Background: an optimization exercise with open tools, aiming at small area, a short achievable clock period and few clock cycles per item. Do not read the settings as production practice. Only simulation tests tie the RTL to the original design; equivalence was not proved. Some runs may be left out. An edit can pass the tests and still lose a function that they never use.

<file path="flow/run.sh">
#!/bin/bash
# synth_recipe.tcl (not shown) runs the flow's synth.tcl, then flattens the netlist and writes it again
# the make line also repeats each setting of config.mk as NAME=value (left out here)
make -C /OpenROAD-flow-scripts/flow DESIGN_CONFIG=/design/flow/config.mk WORK_HOME=/design/flow/orfs CLKGATE_MAP_FILE= SYNTH_SCRIPT=/design/flow/synth_recipe.tcl finish
</file>
<file path="flow/config.mk">
export PLATFORM = sky130hd
export DESIGN_NAME = cnn_topCore
export DESIGN_NICKNAME = cnn_topCore
export VERILOG_FILES = /design/flow/design.v
export SDC_FILE = /design/flow/constraint.sdc
export NUM_CORES = 4
export LEC_CHECK = 0
export CAP_MARGIN = 20
export CORE_MARGIN = 2
export CORE_UTILIZATION = 40
export SLEW_MARGIN = 20
</file>
<file path="flow/constraint.sdc">
create_clock -name core_clock -period 10.0 [get_ports {clk}]
set_input_delay 2.0000 -clock core_clock [delete_from_list [all_inputs] [get_ports {clk}]]
set_output_delay 2.0000 -clock core_clock [all_outputs]
set_load 0.01 [all_outputs]
</file>
<file path="flow/design.v">
`timescale 1ns/10ps
parameter   IN          = 2;   
parameter   ICH         = 3;   
parameter   OCH         = 2;   
parameter   IX          = 8;   
parameter   IY          = 4;   
parameter	KX			= 4;   
parameter	KY			= 3;   
parameter   OX          = 5;   
parameter   OY          = 2;   
parameter	DATA_LEN	= 32;  
 `timescale 1ns/10ps
module cnn_kernel (
    clk             ,
    reset_n         ,
    i_soft_reset    ,
    i_cnn_weight    ,
    i_in_valid      ,
    i_in_fmap       ,
    o_ot_valid      ,
    o_ot_kernel_acc              
    );
 parameter   IN          = 2;   
parameter   ICH         = 3;   
parameter   OCH         = 2;   
parameter   IX          = 8;   
parameter   IY          = 4;   
parameter	KX			= 4;   
parameter	KY			= 3;   
parameter   OX          = 5;   
parameter   OY          = 2;   
parameter	DATA_LEN	= 32;  
localparam LATENCY = 2;
localparam ELEM_LEN = 8;             
localparam MUL_LEN  = 2*ELEM_LEN;    
input                               		clk         	;
input                               		reset_n     	;
input                               		i_soft_reset	;
input     [KX*KY*ELEM_LEN-1 : 0]  			i_cnn_weight 	;
input                               		i_in_valid  	;
input     [KX*KY*ELEM_LEN-1 : 0]  			i_in_fmap    	;
output                              		o_ot_valid  	;
output    [DATA_LEN-1 : 0]  				o_ot_kernel_acc ;
wire    [LATENCY-1 : 0] 	ce;
reg     [LATENCY-1 : 0] 	r_valid;
always @(posedge clk or negedge reset_n) begin
    if(!reset_n) begin
        r_valid   <= {LATENCY{1'b0}};
    end else if(i_soft_reset) begin
        r_valid   <= {LATENCY{1'b0}};
    end else begin
        r_valid[LATENCY-2]  <= i_in_valid;
        r_valid[LATENCY-1]  <= r_valid[LATENCY-2];
    end
end
assign	ce = r_valid;
wire      [KY*KX*MUL_LEN-1 : 0]    mul  ;
reg       [KY*KX*MUL_LEN-1 : 0]    r_mul;
genvar mul_idx;
generate
	for(mul_idx = 0; mul_idx < KY*KX; mul_idx = mul_idx + 1) begin : gen_mul
		assign  mul[mul_idx * MUL_LEN +: MUL_LEN]	= $signed(i_in_fmap[mul_idx * ELEM_LEN +: ELEM_LEN]) * $signed(i_cnn_weight[mul_idx * ELEM_LEN +: ELEM_LEN]);
		always @(posedge clk or negedge reset_n) begin
		    if(!reset_n) begin
		        r_mul[mul_idx * MUL_LEN +: MUL_LEN] <= {MUL_LEN{1'b0}};
		    end else if(i_soft_reset) begin
		        r_mul[mul_idx * MUL_LEN +: MUL_LEN] <= {MUL_LEN{1'b0}};
		    end else if(i_in_valid)begin
		        r_mul[mul_idx * MUL_LEN +: MUL_LEN] <= mul[mul_idx * MUL_LEN +: MUL_LEN];
		    end
		end
	end
endgenerate
reg       [DATA_LEN-1 : 0]    acc_kernel 	;
reg       [DATA_LEN-1 : 0]    r_acc_kernel  ;
integer acc_idx;
always @ (*) begin
	acc_kernel[0 +: DATA_LEN]= {DATA_LEN{1'b0}};
	for(acc_idx =0; acc_idx < KY*KX; acc_idx = acc_idx +1) begin
		acc_kernel[0 +: DATA_LEN] = acc_kernel[0 +: DATA_LEN] + {{(DATA_LEN-MUL_LEN){r_mul[acc_idx*MUL_LEN+MUL_LEN-1]}}, r_mul[acc_idx*MUL_LEN +: MUL_LEN]}; 
	end
end
always @(posedge clk or negedge reset_n) begin
	if(!reset_n) begin
		r_acc_kernel[0 +: DATA_LEN] <= {DATA_LEN{1'b0}};
	end else if(i_soft_reset) begin
		r_acc_kernel[0 +: DATA_LEN] <= {DATA_LEN{1'b0}};
	end else if(ce[LATENCY-2])begin
		r_acc_kernel[0 +: DATA_LEN] <= acc_kernel[0 +: DATA_LEN];
	end
end
assign o_ot_valid = r_valid[LATENCY-1];
assign o_ot_kernel_acc = r_acc_kernel;
endmodule
 `timescale 1ns/10ps
module cnn_topCore (
    clk             ,
    reset_n         ,
    i_soft_reset    ,
    i_in_valid      ,
    i_in_kind       ,
    i_in_data       ,
    o_in_ready      ,
    o_ot_valid      ,
    o_ot_data       ,
    i_ot_ready
    );
 parameter   IN          = 2;   
parameter   ICH         = 3;   
parameter   OCH         = 2;   
parameter   IX          = 8;   
parameter   IY          = 4;   
parameter	KX			= 4;   
parameter	KY			= 3;   
parameter   OX          = 5;   
parameter   OY          = 2;   
parameter	DATA_LEN	= 32;  
localparam ELEM_LEN  = 8;
localparam PACK      = DATA_LEN/ELEM_LEN;           
localparam W_ELEMS   = OCH*ICH*KY*KX;               
localparam F_ELEMS   = ICH*IY*IX;                   
localparam O_ELEMS   = OCH*OY*OX;                   
localparam W_WORDS   = W_ELEMS/PACK;                
localparam F_WORDS   = F_ELEMS/PACK;                
input                       clk         	;
input                       reset_n     	;
input                       i_soft_reset	;
input                       i_in_valid  	;
input                       i_in_kind   	;    
input     [DATA_LEN-1 : 0]  i_in_data   	;
output                      o_in_ready  	;
output                      o_ot_valid  	;
output    [DATA_LEN-1 : 0]  o_ot_data   	;
input                       i_ot_ready  	;
localparam ST_LOAD  = 2'd0;
localparam ST_ISSUE = 2'd1;
localparam ST_WAIT  = 2'd2;
localparam ST_OUT   = 2'd3;
reg [1:0] present_state;
reg [4:0] w_ptr;             
reg [4:0] f_ptr;             
reg [4:0] o_ptr;             
reg       och;
reg [1:0] ich;
reg       oy;
reg [2:0] ox;
reg [ELEM_LEN-1 : 0] wbuf [0 : W_ELEMS-1];
reg [ELEM_LEN-1 : 0] fbuf [0 : F_ELEMS-1];
reg [DATA_LEN-1 : 0] obuf [0 : O_ELEMS-1];
wire in_fire  = i_in_valid & o_in_ready & !i_soft_reset;
wire ot_fire  = o_ot_valid & i_ot_ready & !i_soft_reset;
wire w_fire   = in_fire &  i_in_kind;
wire f_fire   = in_fire & !i_in_kind;
wire                  w_ot_valid_temp;
wire [DATA_LEN-1 : 0] w_ot_kernel_acc_temp;
wire                  load = (present_state == ST_ISSUE);
wire last_ox  = (ox  == OX-1);
wire last_oy  = (oy  == OY-1);
wire last_ich = (ich == ICH-1);
wire last_och = (och == OCH-1);
always @(posedge clk or negedge reset_n) begin
    if(!reset_n) begin
        present_state <= ST_LOAD;
        w_ptr <= 0;
        f_ptr <= 0;
        o_ptr <= 0;
        och <= 0; ich <= 0; oy <= 0; ox <= 0;
    end else if(i_soft_reset) begin
        present_state <= ST_LOAD;
        w_ptr <= 0;
        f_ptr <= 0;
        o_ptr <= 0;
        och <= 0; ich <= 0; oy <= 0; ox <= 0;
    end else begin
        case (present_state)
            ST_LOAD: begin
                if(w_fire) w_ptr <= (w_ptr == W_WORDS-1) ? 5'd0 : w_ptr + 5'd1;
                if(f_fire) begin
                    if(f_ptr == F_WORDS-1) begin
                        f_ptr <= 0;
                        present_state <= ST_ISSUE;
                        och <= 0; ich <= 0; oy <= 0; ox <= 0;
                    end else begin
                        f_ptr <= f_ptr + 5'd1;
                    end
                end
            end
            ST_ISSUE: present_state <= ST_WAIT;
            ST_WAIT: begin
                if(w_ot_valid_temp) begin
                    present_state <= ST_ISSUE;
                    ox <= last_ox ? 3'd0 : ox + 3'd1;
                    if(last_ox) begin
                        oy <= last_oy ? 1'b0 : oy + 1'b1;
                        if(last_oy) begin
                            ich <= last_ich ? 2'd0 : ich + 2'd1;
                            if(last_ich) begin
                                och <= last_och ? 1'b0 : och + 1'b1;
                                if(last_och) begin
                                    present_state <= ST_OUT;
                                    o_ptr <= 0;
                                end
                            end
                        end
                    end
                end
            end
            ST_OUT: begin
                if(ot_fire) begin
                    if(o_ptr == O_ELEMS-1) begin
                        o_ptr <= 0;
                        present_state <= ST_LOAD;
                    end else begin
                        o_ptr <= o_ptr + 5'd1;
                    end
                end
            end
        endcase
    end
end
integer p;
always @(posedge clk) begin
    if(present_state == ST_LOAD && w_fire) begin
        for(p = 0; p < PACK; p = p+1)
            wbuf[w_ptr*PACK + p] <= i_in_data[p*ELEM_LEN +: ELEM_LEN];
    end
    if(present_state == ST_LOAD && f_fire) begin
        for(p = 0; p < PACK; p = p+1)
            fbuf[f_ptr*PACK + p] <= i_in_data[p*ELEM_LEN +: ELEM_LEN];
    end
end
always @(posedge clk) begin
    if(!i_soft_reset && present_state == ST_WAIT && w_ot_valid_temp) begin
        obuf[och*OY*OX + oy*OX + ox] <= (ich == 0) ? w_ot_kernel_acc_temp
                                      : obuf[och*OY*OX + oy*OX + ox] + w_ot_kernel_acc_temp;
    end
end
reg [KX*KY*ELEM_LEN-1 : 0] w_cnn_weight;
reg [KX*KY*ELEM_LEN-1 : 0] w_in_fmap_kernel;
integer kx, ky;
always @(*) begin
    for(ky = 0; ky < KY; ky = ky+1) begin
        for(kx = 0; kx < KX; kx = kx+1) begin
            w_cnn_weight[(ky*KX+kx)*ELEM_LEN +: ELEM_LEN]     = wbuf[((och*ICH + ich)*KY + ky)*KX + kx];
            w_in_fmap_kernel[(ky*KX+kx)*ELEM_LEN +: ELEM_LEN] = fbuf[(ich*IY + oy + ky)*IX + ox + kx];
        end
    end
end
cnn_kernel u_cnn_kernel(
.clk             (clk            ),
.reset_n         (reset_n        ),
.i_soft_reset    (i_soft_reset   ),
.i_cnn_weight    (w_cnn_weight   ),
.i_in_valid      (load           ),
.i_in_fmap       (w_in_fmap_kernel),
.o_ot_valid      (w_ot_valid_temp),
.o_ot_kernel_acc (w_ot_kernel_acc_temp)
);
assign o_in_ready = (present_state == ST_LOAD);
assign o_ot_valid = (present_state == ST_OUT);
assign o_ot_data  = obuf[o_ptr];
endmodule
</file>
run_1/ff_map.png
Bar = 200 um.
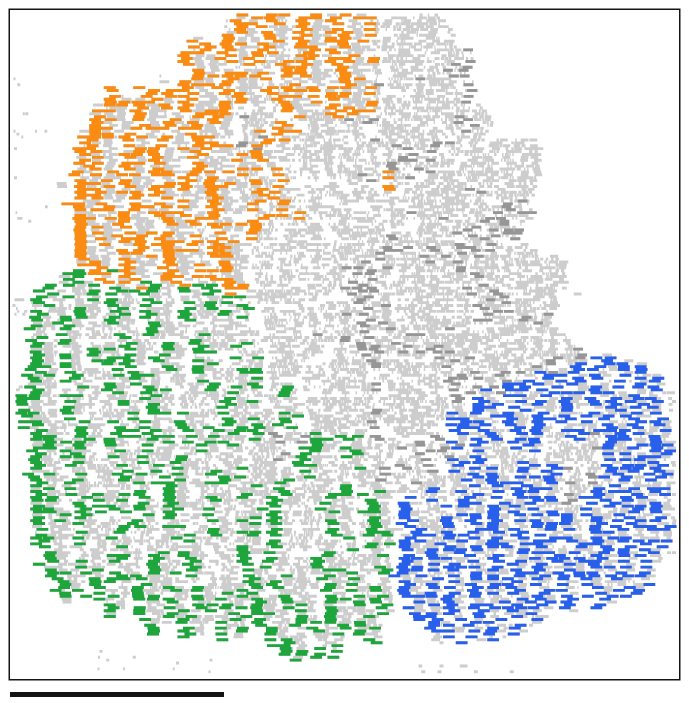
fbuf: in green, flops 768. obuf: in blue, flops 640, where bottom right. wbuf: in orange, flops 576.

run_1/port_trees.png
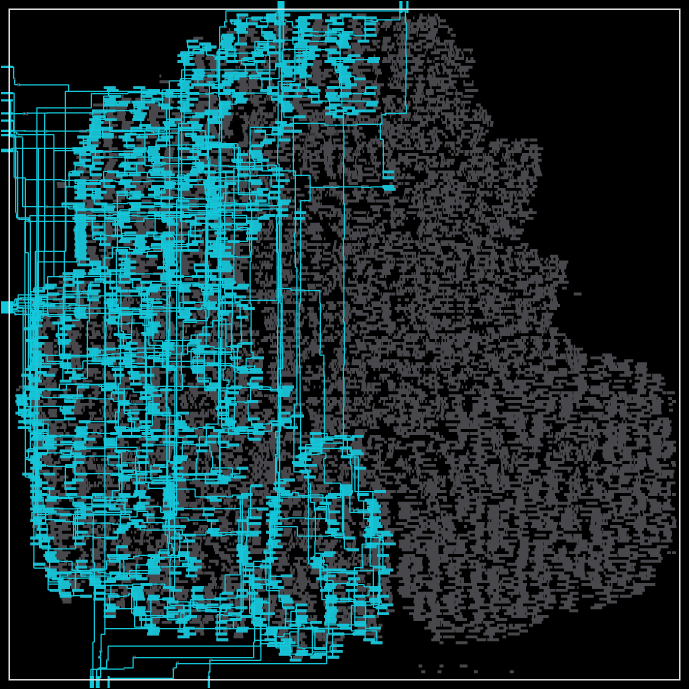
i_in_data: in cyan, bits 32, direction input, end cells 1344, buffers 55, wire 37.7 mm.

run_1/cts.png
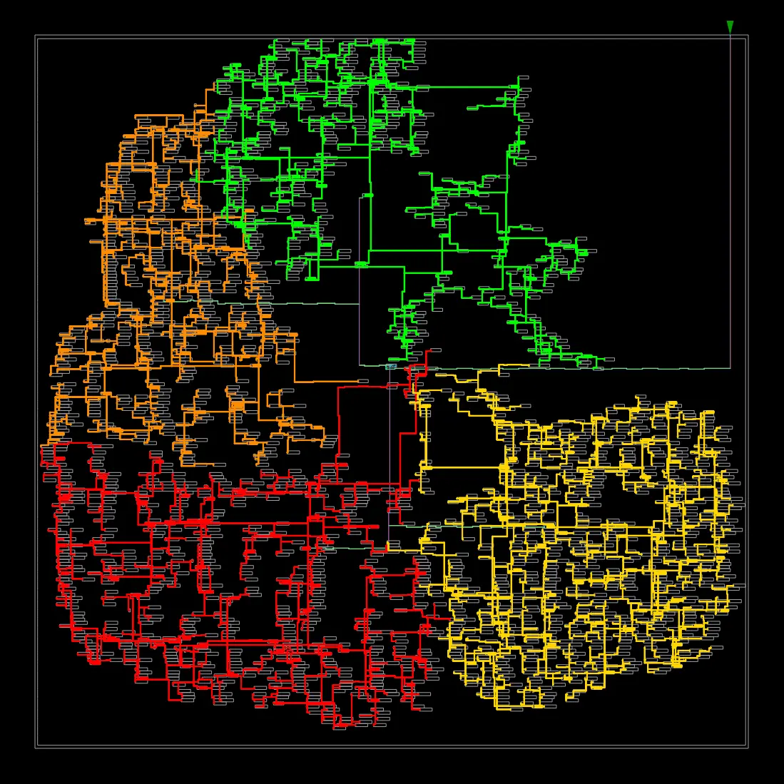
number of H-tree levels: 4
CTS Buf Count: 244
num sequential: 2234
Clock Sinks: 2234

run_1/m1.png
Bar = 200 um. Supply wires on this layer in gray.
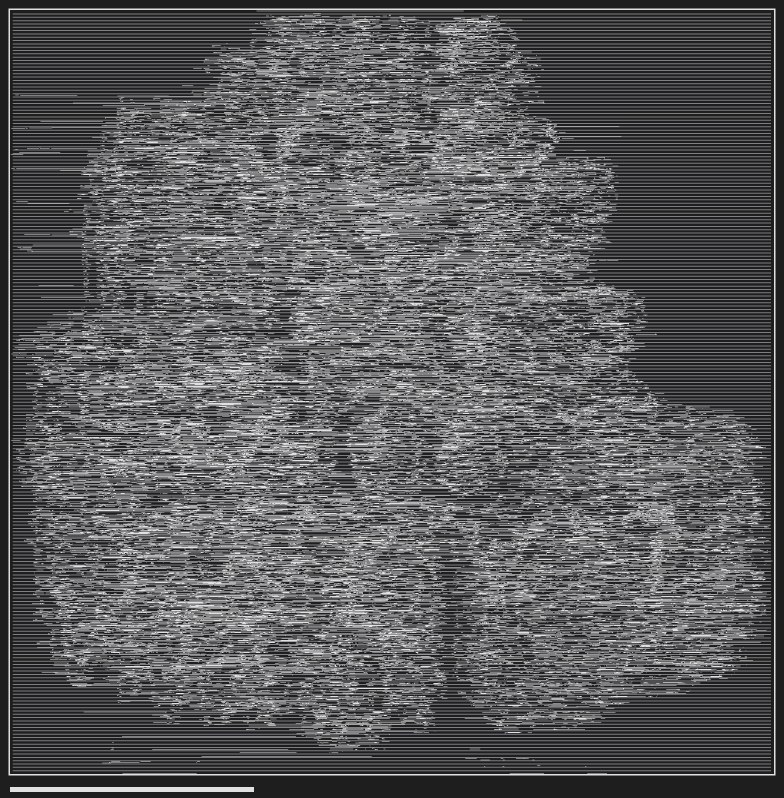
The longest straight run is 170 um. 11916 nets have wire on it. The layer carries 198 mm of wire. The wires run mostly horizontal. The layer holds 39% of the routed length.

==> flow_summary.ini, run 1 <==
[final_layout]
top_regs = fbuf x768, obuf x640, wbuf x576
clk_share_pct = 4.77
nFillCells = 33824
inv_count = 1106
num_antenna_cells = 18
layout.non_clock_buffers = 471

[grt]
use_met3_pct = 5.77
overflow = 0
grt_pass1_wl_um = 730000
grt_util_met2_pct = 40.4

[floorplan]
initial_utilization_pct = 40.2
rows = 228
die_h_um = 626

[placement]
hpwl_um = 356000
place_inst = 16053

[synthesis]
synth_nets = 12323
synth_top_family_by_area = multiplexers
synth_top_area_share_pct = 38.5
syn_inst = 11021
synth.avg_cell_area_um2 = 14.0
ys_ff_latch = 2234
synth_most_common_cell = edfxtp_1
ys_top_cells_by_count = edfxtp_1, mux4_2, inv_1
synth_compound_gate_area_share_pct = 4.98

[cts]
cts_root_buf = clkbuf_16
clock_latency_ns = 1.00
postCtsHoldBufs = 0

[critical_path]
arrival_ns = 10.40
critPathMaxStageDelay_ns = 1.19
ff2ff_setup_slack_ns = 0.34

[timing]
setup_viol = 0
fmax_mhz = 104
maxSlewViolCount = 0
worst_pin_slew_ns = 1.22

[min_path]
worst_hold_path_type = reg2reg
hold_start = u_cnn_kernel.r_mul[48]

[routing]
highest_layer = met5
post-route-drc-count = 0
vias = 100759
ant_nets = 0

[status]
status = finished clean
Testbench counts for the RTL of run 1, summed over its fixed seeds: cycles 28,816, images 128.
==> run 2: too many edits to list; what changed since run 1 <==
flow/design.v: 262 -> 1397 lines; modules unchanged: 0
  cnn_kernel: edited, 82 -> 1236 lines
  cnn_fa: new, 4 lines
  cnn_topCore: edited, 167 -> 144 lines
==> module cnn_fa as of run 2 <==
module cnn_fa (input wire a, input wire b, input wire c, output wire s, output wire co);
assign s = a ^ b ^ c;
assign co = (a & b) | (c & (a ^ b));
endmodule
==> module cnn_topCore as of run 2 <==
module cnn_topCore (
    clk             ,
    reset_n         ,
    i_soft_reset    ,
    i_in_valid      ,
    i_in_kind       ,
    i_in_data       ,
    o_in_ready      ,
    o_ot_valid      ,
    o_ot_data       ,
    i_ot_ready
    );
input               clk         ;
input               reset_n     ;
input               i_soft_reset;
input               i_in_valid  ;
input               i_in_kind   ;    
input     [31 : 0]  i_in_data   ;
output              o_in_ready  ;
output              o_ot_valid  ;
output    [31 : 0]  o_ot_data   ;
input               i_ot_ready  ;
localparam ACC = 21;
reg        rdy;
reg  [4:0] fcnt;             
wire in_fire = i_in_valid & rdy & ~i_soft_reset;
wire w_fire  = in_fire &  i_in_kind;
wire f_fire  = in_fire & ~i_in_kind;
wire [4:0] fcnt_next = f_fire ? ((fcnt == 5'd23) ? 5'd0 : fcnt + 5'd1) : fcnt;
integer li, di;
reg  [47:0] dig_d;
reg  [7:0]  px;
reg  [2:0]  tri3;
always @(*) begin
    dig_d = 48'd0;
    for (li = 0; li < 4; li = li + 1) begin
        px = fcnt[0] ? i_in_data[(3-li)*8 +: 8] : i_in_data[li*8 +: 8];
        for (di = 0; di < 4; di = di + 1) begin
            tri3 = {px[2*di+1], px[2*di], (di == 0) ? 1'b0 : px[2*di-1]};
            dig_d[(li*4+di)*3 + 0] = f_fire & (tri3[1] ^ tri3[0]);
            dig_d[(li*4+di)*3 + 1] = f_fire & ((tri3 == 3'b100) | (tri3 == 3'b011));
            dig_d[(li*4+di)*3 + 2] = f_fire & tri3[2] & ~(tri3[1] & tri3[0]);
        end
    end
end
reg  [47:0] dig;             
reg         l_v;
reg  [4:0]  l_cnt;
always @(posedge clk) dig <= dig_d;
wire [1:0] l_ich = l_cnt[4:3];
wire [1:0] l_iy  = l_cnt[2:1];
wire       l_h   = l_cnt[0];
wire act0 = l_v & (l_iy != 2'd3);    
wire act1 = l_v & (l_iy != 2'd0);    
wire rotate = l_v & l_h & (l_iy != 2'd3);
reg [31:0] wr0 [0:8];
reg [31:0] wr1 [0:8];
integer q;
always @(posedge clk) begin
    if (w_fire | rotate) begin
        for (q = 0; q < 8; q = q + 1) begin
            wr0[q] <= wr0[q+1];
            wr1[q] <= wr1[q+1];
        end
        wr0[8] <= w_fire ? wr1[0] : wr0[0];
        wr1[8] <= w_fire ? i_in_data : wr1[0];
    end
end
function [31:0] wop;
    input [31:0] k;
    input        fwd;
    input        rev;
    begin
        wop = ({32{fwd}} & k) | ({32{rev}} & {k[7:0], k[15:8], k[23:16], k[31:24]});
    end
endfunction
wire [31:0] w00 = wop(wr0[0], act0 & ~l_h, act0 & l_h);
wire [31:0] w01 = wop(wr0[8], act1 & ~l_h, act1 & l_h);
wire [31:0] w10 = wop(wr1[0], act0 & ~l_h, act0 & l_h);
wire [31:0] w11 = wop(wr1[8], act1 & ~l_h, act1 & l_h);
reg act2_0, act2_1, clr2_0, clr2_1, last2;
wire [ACC-1:0] a00_0, a00_1, a00_2, a00_3, a00_4;
wire [ACC-1:0] a01_0, a01_1, a01_2, a01_3, a01_4;
wire [ACC-1:0] a10_0, a10_1, a10_2, a10_3, a10_4;
wire [ACC-1:0] a11_0, a11_1, a11_2, a11_3, a11_4;
cnn_kernel u00 (.clk(clk), .i_dig(dig), .i_w(w00), .i_act(act2_0), .i_clr(clr2_0),
    .o_a0(a00_0), .o_a1(a00_1), .o_a2(a00_2), .o_a3(a00_3), .o_a4(a00_4));
cnn_kernel u01 (.clk(clk), .i_dig(dig), .i_w(w01), .i_act(act2_1), .i_clr(clr2_1),
    .o_a0(a01_0), .o_a1(a01_1), .o_a2(a01_2), .o_a3(a01_3), .o_a4(a01_4));
cnn_kernel u10 (.clk(clk), .i_dig(dig), .i_w(w10), .i_act(act2_0), .i_clr(clr2_0),
    .o_a0(a10_0), .o_a1(a10_1), .o_a2(a10_2), .o_a3(a10_3), .o_a4(a10_4));
cnn_kernel u11 (.clk(clk), .i_dig(dig), .i_w(w11), .i_act(act2_1), .i_clr(clr2_1),
    .o_a0(a11_0), .o_a1(a11_1), .o_a2(a11_2), .o_a3(a11_3), .o_a4(a11_4));
reg [ACC-1:0] ring [0:19];
reg [ACC-1:0] obuf;
reg           ov;
reg           pending;       
reg  [4:0]    kcnt;          
reg  [4:0]    pos;           
wire ot_fire   = ov & i_ot_ready & ~i_soft_reset;
wire ring_free = (kcnt == 5'd20);
wire load      = pending & ring_free;
wire or_take   = (~ov | ot_fire) & ~ring_free & (pos == kcnt);
wire [4:0] kcnt_next = load ? 5'd0 : (or_take ? kcnt + 5'd1 : kcnt);
wire [ACC*20-1:0] res = {
    a11_0, a11_1, a11_2, a11_3, a11_4,
    a10_0, a10_1, a10_2, a10_3, a10_4,
    a01_0, a01_1, a01_2, a01_3, a01_4,
    a00_0, a00_1, a00_2, a00_3, a00_4 };
integer e;
always @(posedge clk) begin
    for (e = 0; e < 20; e = e + 1)
        ring[e] <= load ? res[e*ACC +: ACC] : ring[(e+1) % 20];
    if (or_take) obuf <= ring[0];
end
always @(posedge clk or negedge reset_n) begin
    if (!reset_n) begin
        rdy <= 1'b0; fcnt <= 5'd0; l_v <= 1'b0; l_cnt <= 5'd0;
        act2_0 <= 1'b0; act2_1 <= 1'b0; clr2_0 <= 1'b0; clr2_1 <= 1'b0; last2 <= 1'b0;
        pending <= 1'b0; kcnt <= 5'd20; pos <= 5'd0; ov <= 1'b0;
    end else if (i_soft_reset) begin
        rdy <= 1'b0; fcnt <= 5'd0; l_v <= 1'b0; l_cnt <= 5'd0;
        act2_0 <= 1'b0; act2_1 <= 1'b0; clr2_0 <= 1'b0; clr2_1 <= 1'b0; last2 <= 1'b0;
        pending <= 1'b0; kcnt <= 5'd20; pos <= 5'd0; ov <= 1'b0;
    end else begin
        fcnt   <= fcnt_next;
        rdy    <= (fcnt_next != 5'd0) | (kcnt_next == 5'd20);
        l_v    <= f_fire;
        l_cnt  <= fcnt;
        act2_0 <= act0;
        act2_1 <= act1;
        clr2_0 <= l_v & (l_ich == 2'd0) & (l_iy == 2'd0) & ~l_h;
        clr2_1 <= l_v & (l_ich == 2'd0) & (l_iy == 2'd1) & ~l_h;
        last2  <= l_v & (l_cnt == 5'd23);
        pending <= last2 | (pending & ~load);
        kcnt   <= kcnt_next;
        pos    <= load ? 5'd0 : ((pos == 5'd19) ? 5'd0 : pos + 5'd1);
        ov     <= or_take | (ov & ~ot_fire);
    end
end
assign o_in_ready = rdy;
assign o_ot_valid = ov;
assign o_ot_data  = {{(32-ACC){obuf[ACC-1]}}, obuf};
endmodule
--- a/flow/config.mk
+++ b/flow/config.mk
@@ -10,2 +10,4 @@
 export CORE_UTILIZATION = 40
 export SLEW_MARGIN = 20
+export SYNTH_HIERARCHICAL = 1
+export SYNTH_MINIMUM_KEEP_SIZE = 0
==> run 2 against run 1 <==
- still clean
- non-clock buffer count decreased by 170
- die area decreased by 14%
- worst setup slack improved by 3.7 ns
==> flow_summary.ini, run 2 <==
[status]
status = finished clean

[synthesis]
ys_ff_latch = 2022
synth_top_family_by_area = adder cells
synth.avg_cell_area_um2 = 10.6
syn_inst = 12479
synthDistinctLibCells = 78
synth_top_area_share_pct = 20.7
synth_compound_gate_area_share_pct = 12.2
synth_nets = 14449
synth-seq-area-share_pct = 35.8
ys_top_cells_by_count = nand2_1, xnor2_1, fa_1
ys_top_cells_by_area = fa_1, dfxtp_1, edfxtp_1, xnor2_1, a22oi_1
synth_most_common_cell = nand2_1

[grt]
grt_util_met2_pct = 38.8
use_met3_pct = 6.77
overflow = 0
grtUsageMet1_pct = 34.7
grt_max_degree = 194
grt_pass1_wl_um = 636000
top_usage_layer = met2

[critical_path]
worstSetupPathType = reg2reg
arrival_ns = 6.71
slowest_stage = nor2_2
crit_path_cell_trace = buf_12, mux2i_1, nor2_2, o21ai_0, xor2_1, fa_1, fa_1, fa_1, fa_1, fa_1, fa_1
critPathBufInv = 1
worstSetupStartpointType = register
endpoint = u10.r0_c[9]
reg2reg_to = u10.r0_c[9]
worst-path-stages = 11
worstSetupStartpoint = l_cnt[0]
critPathMaxStageDelay_ns = 0.90
crit_required_ns = 10.79
crit_path_max_fanout = 108
critPathMostFrequentCell = fa_1
ff2ff_setup_slack_ns = 4.08

[final_layout]
clk_share_pct = 5.18
regMostFlops = ring
final_cell_mix = nand2_1, xnor2_1, fa_1, dfxtp_1, a22oi_1
top_regs = ring x420, wr0 x288, wr1 x288
num-multi-input-gates = 8987
layout.non_clock_buffers = 301
areaGrowthSynthToFinish_pct = 9.28
largest_class = multi-input combinational cells
final_common_cell = nand2_1
largest_reg_flops = 420
utilization_pct = 43.9
nFillCells = 31063
nNetsFinal = 14042
seq_share_pct = 32.9
nClkBuffers = 299
flops_and_latches = 2022
inv_count = 534
num_antenna_cells = 9
register_area_mm2 = 0.0476

[cts]
postCtsHoldBufs = 0
path_clk_slew_ns = 0.06
cts_root_buf = clkbuf_16
cts_inserted_buffers = 226
htreeDepth = 4
cts_resized = 0
clock_latency_ns = 0.94
clockBufferDepth = 4
cts.sinks = 2022

[timing]
worst_pin_slew_ns = 1.18
setup_slack_ns = 4.08
skew_ns = 0.0595
setup_viol = 0
slew_headroom_pct = 21.6
final.min_clock_period_ns = 5.92
min_period_over_period_pct = 59.2
fmax_mhz = 169
maxSlewViolCount = 0

[routing]
wl_met3_um = 44700
drt-met1-wl_um = 182000
dr_wl_met2_um = 189000
vias = 94468
post-route-drc-count = 0
ant_nets = 0
highest_layer = met5
routed_via_density = 5.68
drt-pass1-iter-count = 7

[floorplan]
initial_utilization_pct = 40.2
pin_count = 72
tap_cells = 4366
die-width_um = 580
core_area_mm2 = 0.330
rows = 211

[placement]
gp_congestion = 0.902
place_inst = 16210
placed_cell_area_mm2 = 0.137
hpwl_um = 291000
port_buffers = 71

[min_path]
hold_start = ring[5][14]
worst_hold_path_type = reg2reg
Testbench counts for the RTL of run 2, summed over its fixed seeds: cycles 3,408, images 128.
run_2/top_view.png
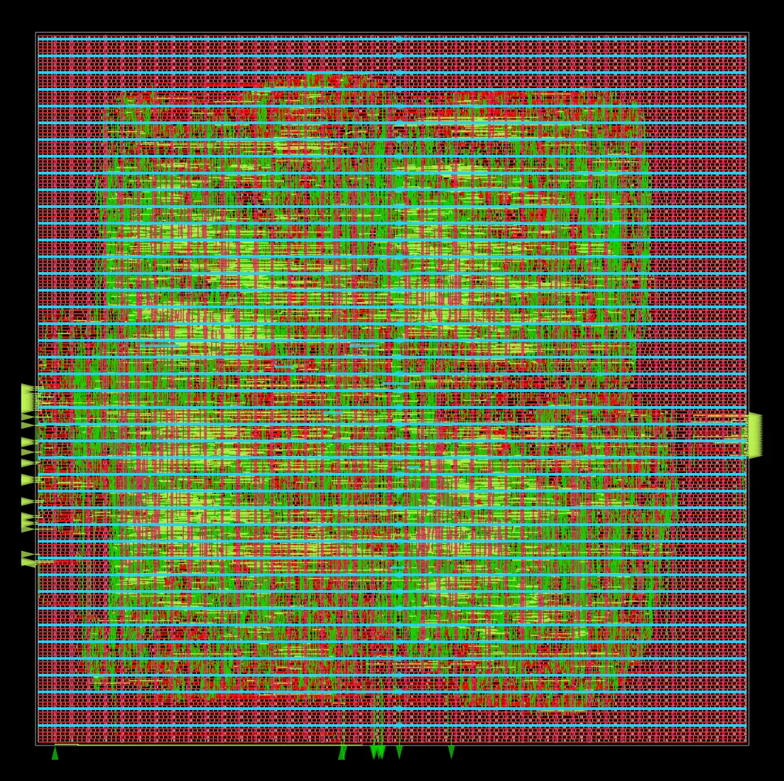
die area: 0.336 mm2
DIE HEIGHT: 580 um
Design Area, Final: 0.145 mm2

run_2/port_trees.png
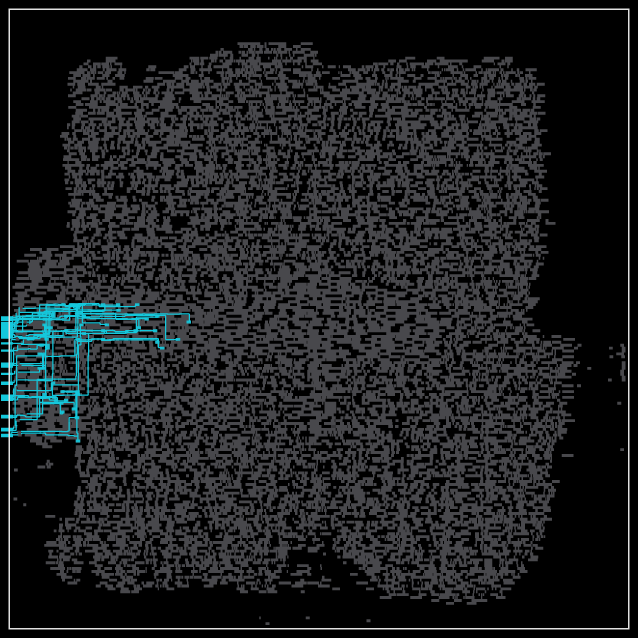
i_in_data: in cyan, bits 32, direction input, end cells 64, buffers 32, wire 3680 um.

run_2/m1.png
Bar = 200 um. Supply wires on this layer in gray.
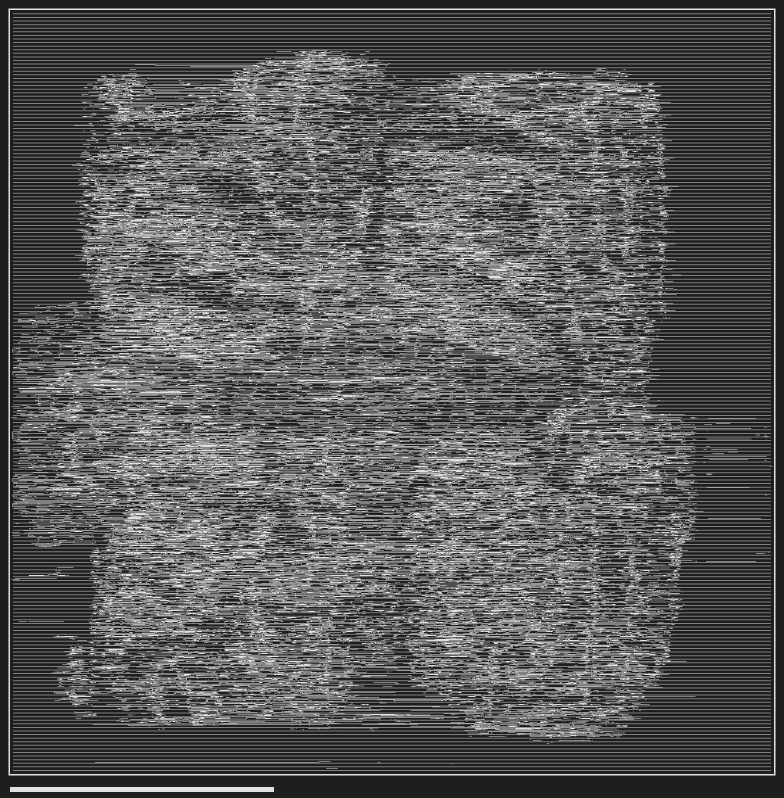
The layer holds 42% of the routed length. The longest straight run is 196 um.

## static timing again, ports no longer ideal
The flow's constraints put no driver on any port. The routed layouts listed below were extracted and timed again, unchanged, in two steps.
Step 1, drivers: a clkbuf_16 drives clk and a buf_2 each remaining input, both assumed.
Step 2 times the ports against the registers' clock, not the clock port: input delays grow and output delays shrink by t, the midpoint of the rising clock arrivals with the driver on.
a / b / c = ideal / step 1 / step 2; a / b = the first two.
run | t, ns | slack for setup (ns) | slew at the worst register clock pin (ns)
run 1 | 1.050 | 0.340 / 0.340 / 0.340 | 0.08 / 0.08
run 2 | 1.008 | 4.080 / 4.080 / 4.080 | 0.07 / 0.07
After both steps setup and hold are still met in every run listed.
